What follows belongs to an exercise in optimizing a design on an open flow for small area and a short achievable clock period; a production flow would make more cautious choices.
Function was checked by simulation only, so behaviour that the tests miss may differ from the original.

==> flow/design.v <==
`timescale 1ns / 1ps
module qmult #(
	parameter Q = 15,
	parameter N = 32
	)
	(
	 input			[N-1:0]	i_multiplicand,
	 input			[N-1:0]	i_multiplier,
	 output			[N-1:0]	o_result,
	 output	reg				mult_overflow
	 );
	reg [2*N-1:0]	r_result;		 
	reg [N-1:0]		r_RetVal;
	assign o_result = r_RetVal;	 
	always @*	begin						 
		r_result = i_multiplicand[N-2:0] * i_multiplier[N-2:0];	 
		end
	always @* begin													 
		r_RetVal[N-1] = i_multiplicand[N-1] ^ i_multiplier[N-1];	 
		r_RetVal[N-2:0] = r_result[N-2+Q:Q];								 
		if (r_result[2*N-2:N-1+Q] > 0) begin										 
			mult_overflow = 1'b1;
		end
		else begin
			mult_overflow = 1'b0;
		end
		end
endmodule
`timescale 1ns / 1ps
module qadd #(
	parameter Q = 15,
	parameter N = 32
	)
	(
    input [N-1:0] a,
    input [N-1:0] b,
    output [N-1:0] c,
	output logic add_overflow
    );
reg [N-1:0] res;
reg [N-1:0] check_value;
assign c = res;
assign add_overflow = (check_value[N-1] == 1) ? 1 : 0;
always @* begin
	check_value = {N{1'b0}};					 
	if(a[N-1] == b[N-1]) begin						 
		res[N-2:0] = a[N-2:0] + b[N-2:0];		 
		check_value[N-1:0] = a[N-2:0] + b[N-2:0];
		res[N-1] = a[N-1];							 
		end												 
	else if(a[N-1] == 0 && b[N-1] == 1) begin		 
		if( a[N-2:0] > b[N-2:0] ) begin					 
			res[N-2:0] = a[N-2:0] - b[N-2:0];			 
			res[N-1] = 0;										 
			end
		else begin												 
			res[N-2:0] = b[N-2:0] - a[N-2:0];			 
			if (res[N-2:0] == 0)
				res[N-1] = 0;										 
			else
				res[N-1] = 1;										 
			end
		end
	else begin												 
		if( a[N-2:0] > b[N-2:0] ) begin					 
			res[N-2:0] = a[N-2:0] - b[N-2:0];			 
			if (res[N-2:0] == 0)
				res[N-1] = 0;										 
			else
				res[N-1] = 1;										 
			end
		else begin												 
			res[N-2:0] = b[N-2:0] - a[N-2:0];			 
			res[N-1] = 0;										 
			end
		end
	end
endmodule
module adder_tree #(
    parameter       KERNEL_ELEMENT_NUM          =       9,
    parameter       DATA_WIDTH              =       32,
    parameter       FRAC_WIDTH              =       15
) (
    input           [KERNEL_ELEMENT_NUM*DATA_WIDTH - 1 : 0]    i_data,      
    input                                   i_reset,
    input                                   i_enable,
    output          [DATA_WIDTH - 1 : 0]    o_data,
    output                                  o_overflow
);
    logic            [DATA_WIDTH - 1 : 0]    o_temp     [0 : KERNEL_ELEMENT_NUM - 2];
    logic            [0 : 0]                 inst_overflow [0 : KERNEL_ELEMENT_NUM - 2];
    assign o_overflow   =   inst_overflow[0] || inst_overflow[1] || inst_overflow[2] || inst_overflow[3] || inst_overflow[4] || inst_overflow[5] || inst_overflow[6] || inst_overflow[7];
    assign o_data       =   o_temp[7];
    qadd #(
	    .Q(FRAC_WIDTH),
	    .N(DATA_WIDTH)
    ) qadd_0_inst (
        .a(i_data[0*DATA_WIDTH +: DATA_WIDTH]),
        .b(i_data[1*DATA_WIDTH +: DATA_WIDTH]),
        .c(o_temp[0]),
	    .add_overflow(inst_overflow[0])
    );
    qadd #(
	    .Q(FRAC_WIDTH),
	    .N(DATA_WIDTH)
    ) qadd_1_inst (
        .a(i_data[2*DATA_WIDTH +: DATA_WIDTH]),
        .b(i_data[3*DATA_WIDTH +: DATA_WIDTH]),
        .c(o_temp[1]),
	    .add_overflow(inst_overflow[1])
    );
    qadd #(
	    .Q(FRAC_WIDTH),
	    .N(DATA_WIDTH)
    ) qadd_2_inst (
        .a(i_data[4*DATA_WIDTH +: DATA_WIDTH]),
        .b(i_data[5*DATA_WIDTH +: DATA_WIDTH]),
        .c(o_temp[2]),
	    .add_overflow(inst_overflow[2])
    );
    qadd #(
	    .Q(FRAC_WIDTH),
	    .N(DATA_WIDTH)
    ) qadd_3_inst (
        .a(i_data[6*DATA_WIDTH +: DATA_WIDTH]),
        .b(i_data[7*DATA_WIDTH +: DATA_WIDTH]),
        .c(o_temp[3]),
	    .add_overflow(inst_overflow[3])
    );
    qadd #(
	    .Q(FRAC_WIDTH),
	    .N(DATA_WIDTH)
    ) qadd_4_inst (
        .a(o_temp[0]),
        .b(o_temp[1]),
        .c(o_temp[4]),
	    .add_overflow(inst_overflow[4])
    );
    qadd #(
	    .Q(FRAC_WIDTH),
	    .N(DATA_WIDTH)
    ) qadd_5_inst (
        .a(o_temp[2]),
        .b(o_temp[3]),
        .c(o_temp[5]),
	    .add_overflow(inst_overflow[5])
    );
    qadd #(
	    .Q(FRAC_WIDTH),
	    .N(DATA_WIDTH)
    ) qadd_6_inst (
        .a(o_temp[4]),
        .b(o_temp[5]),
        .c(o_temp[6]),
	    .add_overflow(inst_overflow[6])
    );
    qadd #(
	    .Q(FRAC_WIDTH),
	    .N(DATA_WIDTH)
    ) qadd_7_inst (
        .a(i_data[8*DATA_WIDTH +: DATA_WIDTH]),
        .b(o_temp[6]),
        .c(o_temp[7]),
	    .add_overflow(inst_overflow[7])
    );
endmodule
module Conv_unit #(
    parameter       CONV_SIZE                   = 9,
    parameter       KERNEL_BRAM_NUM             = 1,
    parameter       DATA_WIDTH                  = 16,
    parameter       FRACTION_WIDTH              = 8
) (
    input                                       i_clock,
    input                                       i_reset,
    input                                       i_global_enable,
    input   logic   [CONV_SIZE*DATA_WIDTH - 1 : 0]                  i_input_feature,
    input   logic   [KERNEL_BRAM_NUM*CONV_SIZE*DATA_WIDTH - 1 : 0]  i_kernel,
    output  logic   [KERNEL_BRAM_NUM*DATA_WIDTH - 1 : 0]            o_result,
    output  logic                               o_overflow         
);
    logic       [DATA_WIDTH - 1 : 0]    input_feature       [0 : CONV_SIZE - 1];
    logic       [DATA_WIDTH - 1 : 0]    kernel              [0 : KERNEL_BRAM_NUM - 1][0 : CONV_SIZE - 1];
    logic       [DATA_WIDTH - 1 : 0]    mult_result         [0 : KERNEL_BRAM_NUM - 1][0 : CONV_SIZE - 1];
    logic       [DATA_WIDTH - 1 : 0]    adder_in            [0 : KERNEL_BRAM_NUM - 1][0 : CONV_SIZE - 1];
    logic       [DATA_WIDTH - 1 : 0]    adder_result        [0 : KERNEL_BRAM_NUM - 1];
    logic       [0 : 0]                 mult_overflow       [0 : KERNEL_BRAM_NUM - 1][0 : CONV_SIZE - 1];
    logic       [0 : 0]                 adder_overflow      [0 : KERNEL_BRAM_NUM - 1];
    logic                               temp_adder_overflow;
    logic                               temp_mult_overflow;
    logic       [CONV_SIZE*DATA_WIDTH - 1 : 0]  adder_in_packed [0 : KERNEL_BRAM_NUM - 1];
    assign      o_overflow  =   temp_adder_overflow || temp_mult_overflow;
    always_ff @(posedge i_clock)begin 
        if(!i_reset) begin
            for(int i = 0; i <= KERNEL_BRAM_NUM - 1; i++) begin
                for(int j = 0; j <= CONV_SIZE - 1; j++) begin
                    adder_in[i][j]  <=  DATA_WIDTH'('b0);
                    kernel[i][j]    <=  DATA_WIDTH'('b0);
                end
                o_result[i*DATA_WIDTH +: DATA_WIDTH] <=  DATA_WIDTH'('b0);
            end
            for(int i = 0; i <= CONV_SIZE - 1; i++) begin
                input_feature[i]    <=  DATA_WIDTH'('b0);
            end
        end
        else begin
            for(int i = 0; i <= KERNEL_BRAM_NUM - 1; i++) begin
                for(int j = 0; j <= CONV_SIZE - 1; j++) begin
                    adder_in[i][j]  <=  mult_result[i][j];
                    kernel[i][j]    <=  i_kernel[(i*CONV_SIZE + j)*DATA_WIDTH +: DATA_WIDTH];
                end
            end
            for(int i = 0; i <= CONV_SIZE - 1; i++) begin
                input_feature[i]    <=  i_input_feature[i*DATA_WIDTH +: DATA_WIDTH];
            end
            for(int i = 0; i <= KERNEL_BRAM_NUM - 1; i++) begin
                o_result[i*DATA_WIDTH +: DATA_WIDTH] <=  adder_result[i];
            end
        end
    end
    always_comb begin
        temp_mult_overflow = 1'b0;
        temp_adder_overflow = 1'b0;
        for (int k = 0; k < KERNEL_BRAM_NUM; k++) begin
            for (int z = 0; z < CONV_SIZE; z++) begin
                temp_mult_overflow = temp_mult_overflow || mult_overflow[k][z];
            end
            temp_adder_overflow = temp_adder_overflow || adder_overflow[k];
        end
    end
    genvar i,j;
    for(i = 0; i <= KERNEL_BRAM_NUM - 1; i++) begin
        for(j = 0; j <= CONV_SIZE - 1; j++) begin
            qmult #(
                .Q(FRACTION_WIDTH), 
                .N(DATA_WIDTH)
            ) qmult_0_0_inst (
                .i_multiplicand(kernel[i][j]),
                .i_multiplier(input_feature[j]),
                .o_result(mult_result[i][j]),
                .mult_overflow(mult_overflow[i][j])
            );
            assign adder_in_packed[i][j*DATA_WIDTH +: DATA_WIDTH] = adder_in[i][j];
        end
        adder_tree #(
            .KERNEL_ELEMENT_NUM(CONV_SIZE),
            .DATA_WIDTH(DATA_WIDTH),
            .FRAC_WIDTH(FRACTION_WIDTH)     
        ) adder_tree_inst (
            .i_data(adder_in_packed[i]),    
            .i_reset(i_reset),
            .i_enable(i_global_enable),
            .o_data(adder_result[i]),
            .o_overflow(adder_overflow[i])
        );
    end
endmodule
==> flow/run.sh <==
#!/bin/bash
# synth_recipe.tcl (not shown) runs the flow's synth.tcl, then flattens the netlist and writes it again
# the make line also repeats each setting of config.mk as NAME=value (left out here)
make -C /OpenROAD-flow-scripts/flow DESIGN_CONFIG=/design/flow/config.mk WORK_HOME=/design/flow/orfs CLKGATE_MAP_FILE= SYNTH_SCRIPT=/design/flow/synth_recipe.tcl finish
==> flow/config.mk <==
export PLATFORM = sky130hd
export DESIGN_NAME = Conv_unit
export DESIGN_NICKNAME = Conv_unit
export VERILOG_FILES = /design/flow/design.v
export SDC_FILE = /design/flow/constraint.sdc
export NUM_CORES = 4
export LEC_CHECK = 0
export CAP_MARGIN = 20
export CORE_MARGIN = 2
export CORE_UTILIZATION = 40
export SETUP_SLACK_MARGIN = 0.3
export SLEW_MARGIN = 20
==> flow/constraint.sdc <==
create_clock -name core_clock -period 18.0 [get_ports {i_clock}]
set_input_delay 3.6000 -clock core_clock [delete_from_list [all_inputs] [get_ports {i_clock}]]
set_output_delay 3.6000 -clock core_clock [all_outputs]
set_load 0.01 [all_outputs]
==> run notes <==
The routed design uses between 100000 and 150000 um of met2 wire. Static timing analysis puts the maximum clock frequency at 58.2 MHz. The number of cells on the worst reg-to-reg path is 50. The CTS tree is yes.

The startpoint class of the critical path is a flip-flop. The count of placed standard cells including taps came out at approximately 14000. The initial core utilization came out at around two fifths.

The number of buffers added to fix hold violations after cts came out at 0. The number of nets in the synthesized netlist is around 14000.

The number of levels in the clock H-tree came out at 2. Broken down by cell family, the worst path's largest delay share belongs to compound AO/OA/AOI/OAI gates. The final-layout fill cell count came out at between 20000 and 25000. The detailed router used layers up to and including met5. The global-route wire length before repair came out at 447000 um.

The run finished with no timing, DRC or antenna violations. Detailed placement finished with a half-perimeter wire length of approximately 230000 um. The boundary pin count came out at 308. The initial antenna violation count came out at 14. The number of placement rows came out at between 150 and 200. The maximum count of clock buffers along a single path is 3. Entering global routing, the biggest net connects between 100 and 150 pins. Counting instances in the post-synthesis netlist gives the leading cell types as inv_1 (1821), fa_1 (1518), and2_1 (1359), nand2_1 (1205), ha_1 (1180). The count of placed standard cells in the final layout, fillers left out came out at 14300.
worst min-delay path by stage:
stage / start / endpoint / cells after the start
floorplan: adder_in[8][15]$_SDFF_PN0_ / o_result[15]$_SDFF_PN0_ / 2
global placement: kernel[8][15]$_SDFF_PN0_ / adder_in[8][15]$_SDFF_PN0_ / 2
detailed placement: kernel[8][15]$_SDFF_PN0_ / adder_in[8][15]$_SDFF_PN0_ / 2
CTS: kernel[8][15]$_SDFF_PN0_ / adder_in[8][15]$_SDFF_PN0_ / 2
global route: kernel[8][15]$_SDFF_PN0_ / adder_in[8][15]$_SDFF_PN0_ / 2
finish: kernel[8][15]$_SDFF_PN0_ / adder_in[8][15]$_SDFF_PN0_ / 2
layout make-up:
cell class	count	area (um^2)	area share [%]
multi-input cells	8238	77700	74.9
flip-flops and latches	448	8970	8.64
inverters	1836	6900	6.64
repair buffers	446	4120	3.97
well taps	3167	3960	3.82
clock buffers	72	1630	1.57
clock inverters	37	499	0.481
diodes	10	25.0	0.0241
registers in the layout (all words and copies together), names as in the netlist:
register,cells
adder_in,144
kernel,144
input_feature,144
o_result,16
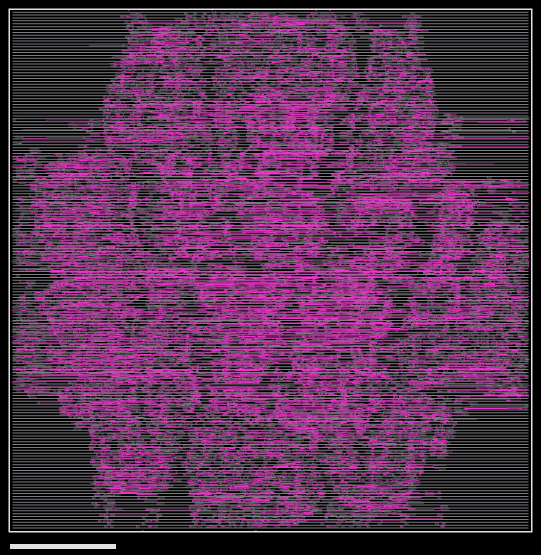
**Above:** metal 1.
Scale bar: 100 um. Supply wires on this layer in gray. Cells faint in the background.
main direction = horizontal
nets with wire on the layer = 12728
share of all routed wire = 46%
wire length on this layer = 128 mm
DR vias: 74300
total wire length after detailed routing: 280000 um
met1 usage: 32.2%

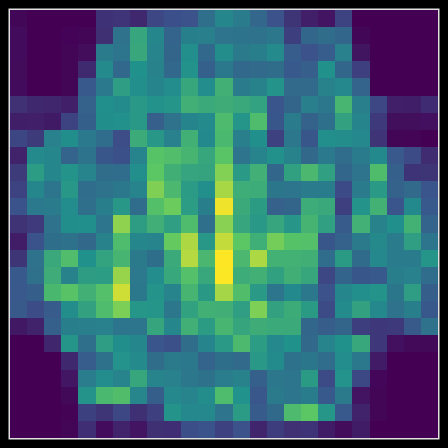
**Above:** signal metal coverage by tile.
The die is cut into 25 by 25 equal tiles; dark purple is low, yellow is high, scaled to the fullest tile. Values are wire area over tile area, all layers added.
tiles over half the peak = 28%
fullest tile = 0.50
nearly empty tiles = 13%
emptiest ninth of the die = upper right
mean over tiles = 0.18
densest ninth of the die = center
all-layer global routing usage: 23.3%
wire length per cell: 19.6 um

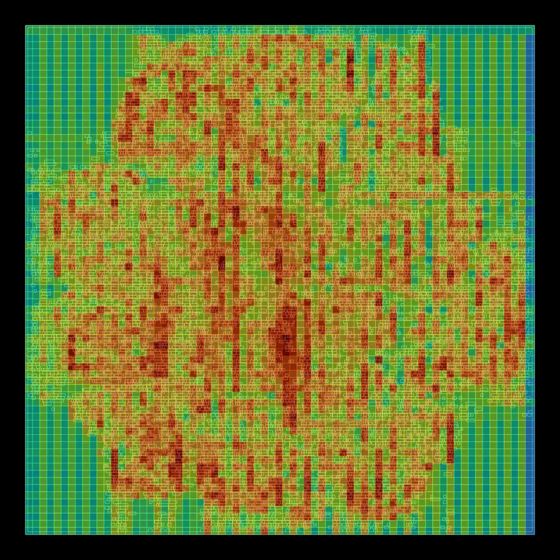
**Above:** congestion heat map.
met3 Resource Use GR: 2.20%
Global Route met2 Usage: 38.1%
routing layer with the top usage in global route: met2
fraction of the core area covered by cells at the end of the flow: 43.8%

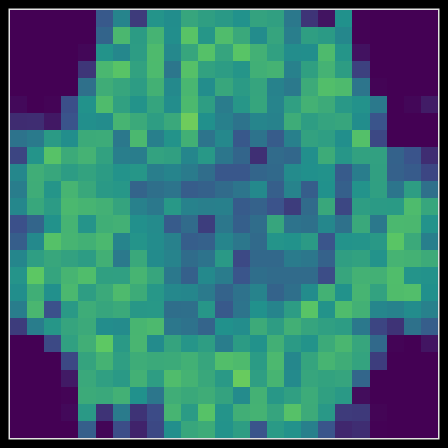
**Above:** cell area per tile.
The die is cut into 25 by 25 equal tiles; dark purple is low, yellow is high, 0 to 100% covered.
nearly empty tiles = 15%
fullest tile = 78%
tiles over 75% full = 0.30%
mean over tiles = 41%

[separate check: timing with driven ports]
In the flow no input, the clock included, has a driving cell. The finished layout below was timed again as built, in two steps.
Step 1, drivers: a clkbuf_16 drives i_clock and a buf_2 each remaining input, both assumed.
Step 2, shift: input delay + t, output delay - t, t = (earliest + latest rising clock arrival at the registers) / 2. This alone moves slack from input paths to output paths.
a / b / c = no drivers / after step 1 / after step 2; a / b = the first two.
shift t [ns]: 0.827
setup slack, ns: 0.807 / 0.713 / 1.540
hold WS [ns]: 0.579 / 0.579 / 0.579
worst setup path after step 2: register to output
After both steps this run still meets setup and hold. For this run, drivers alone change the setup slack by -0.094 ns; drivers and shift together by +0.733 ns.
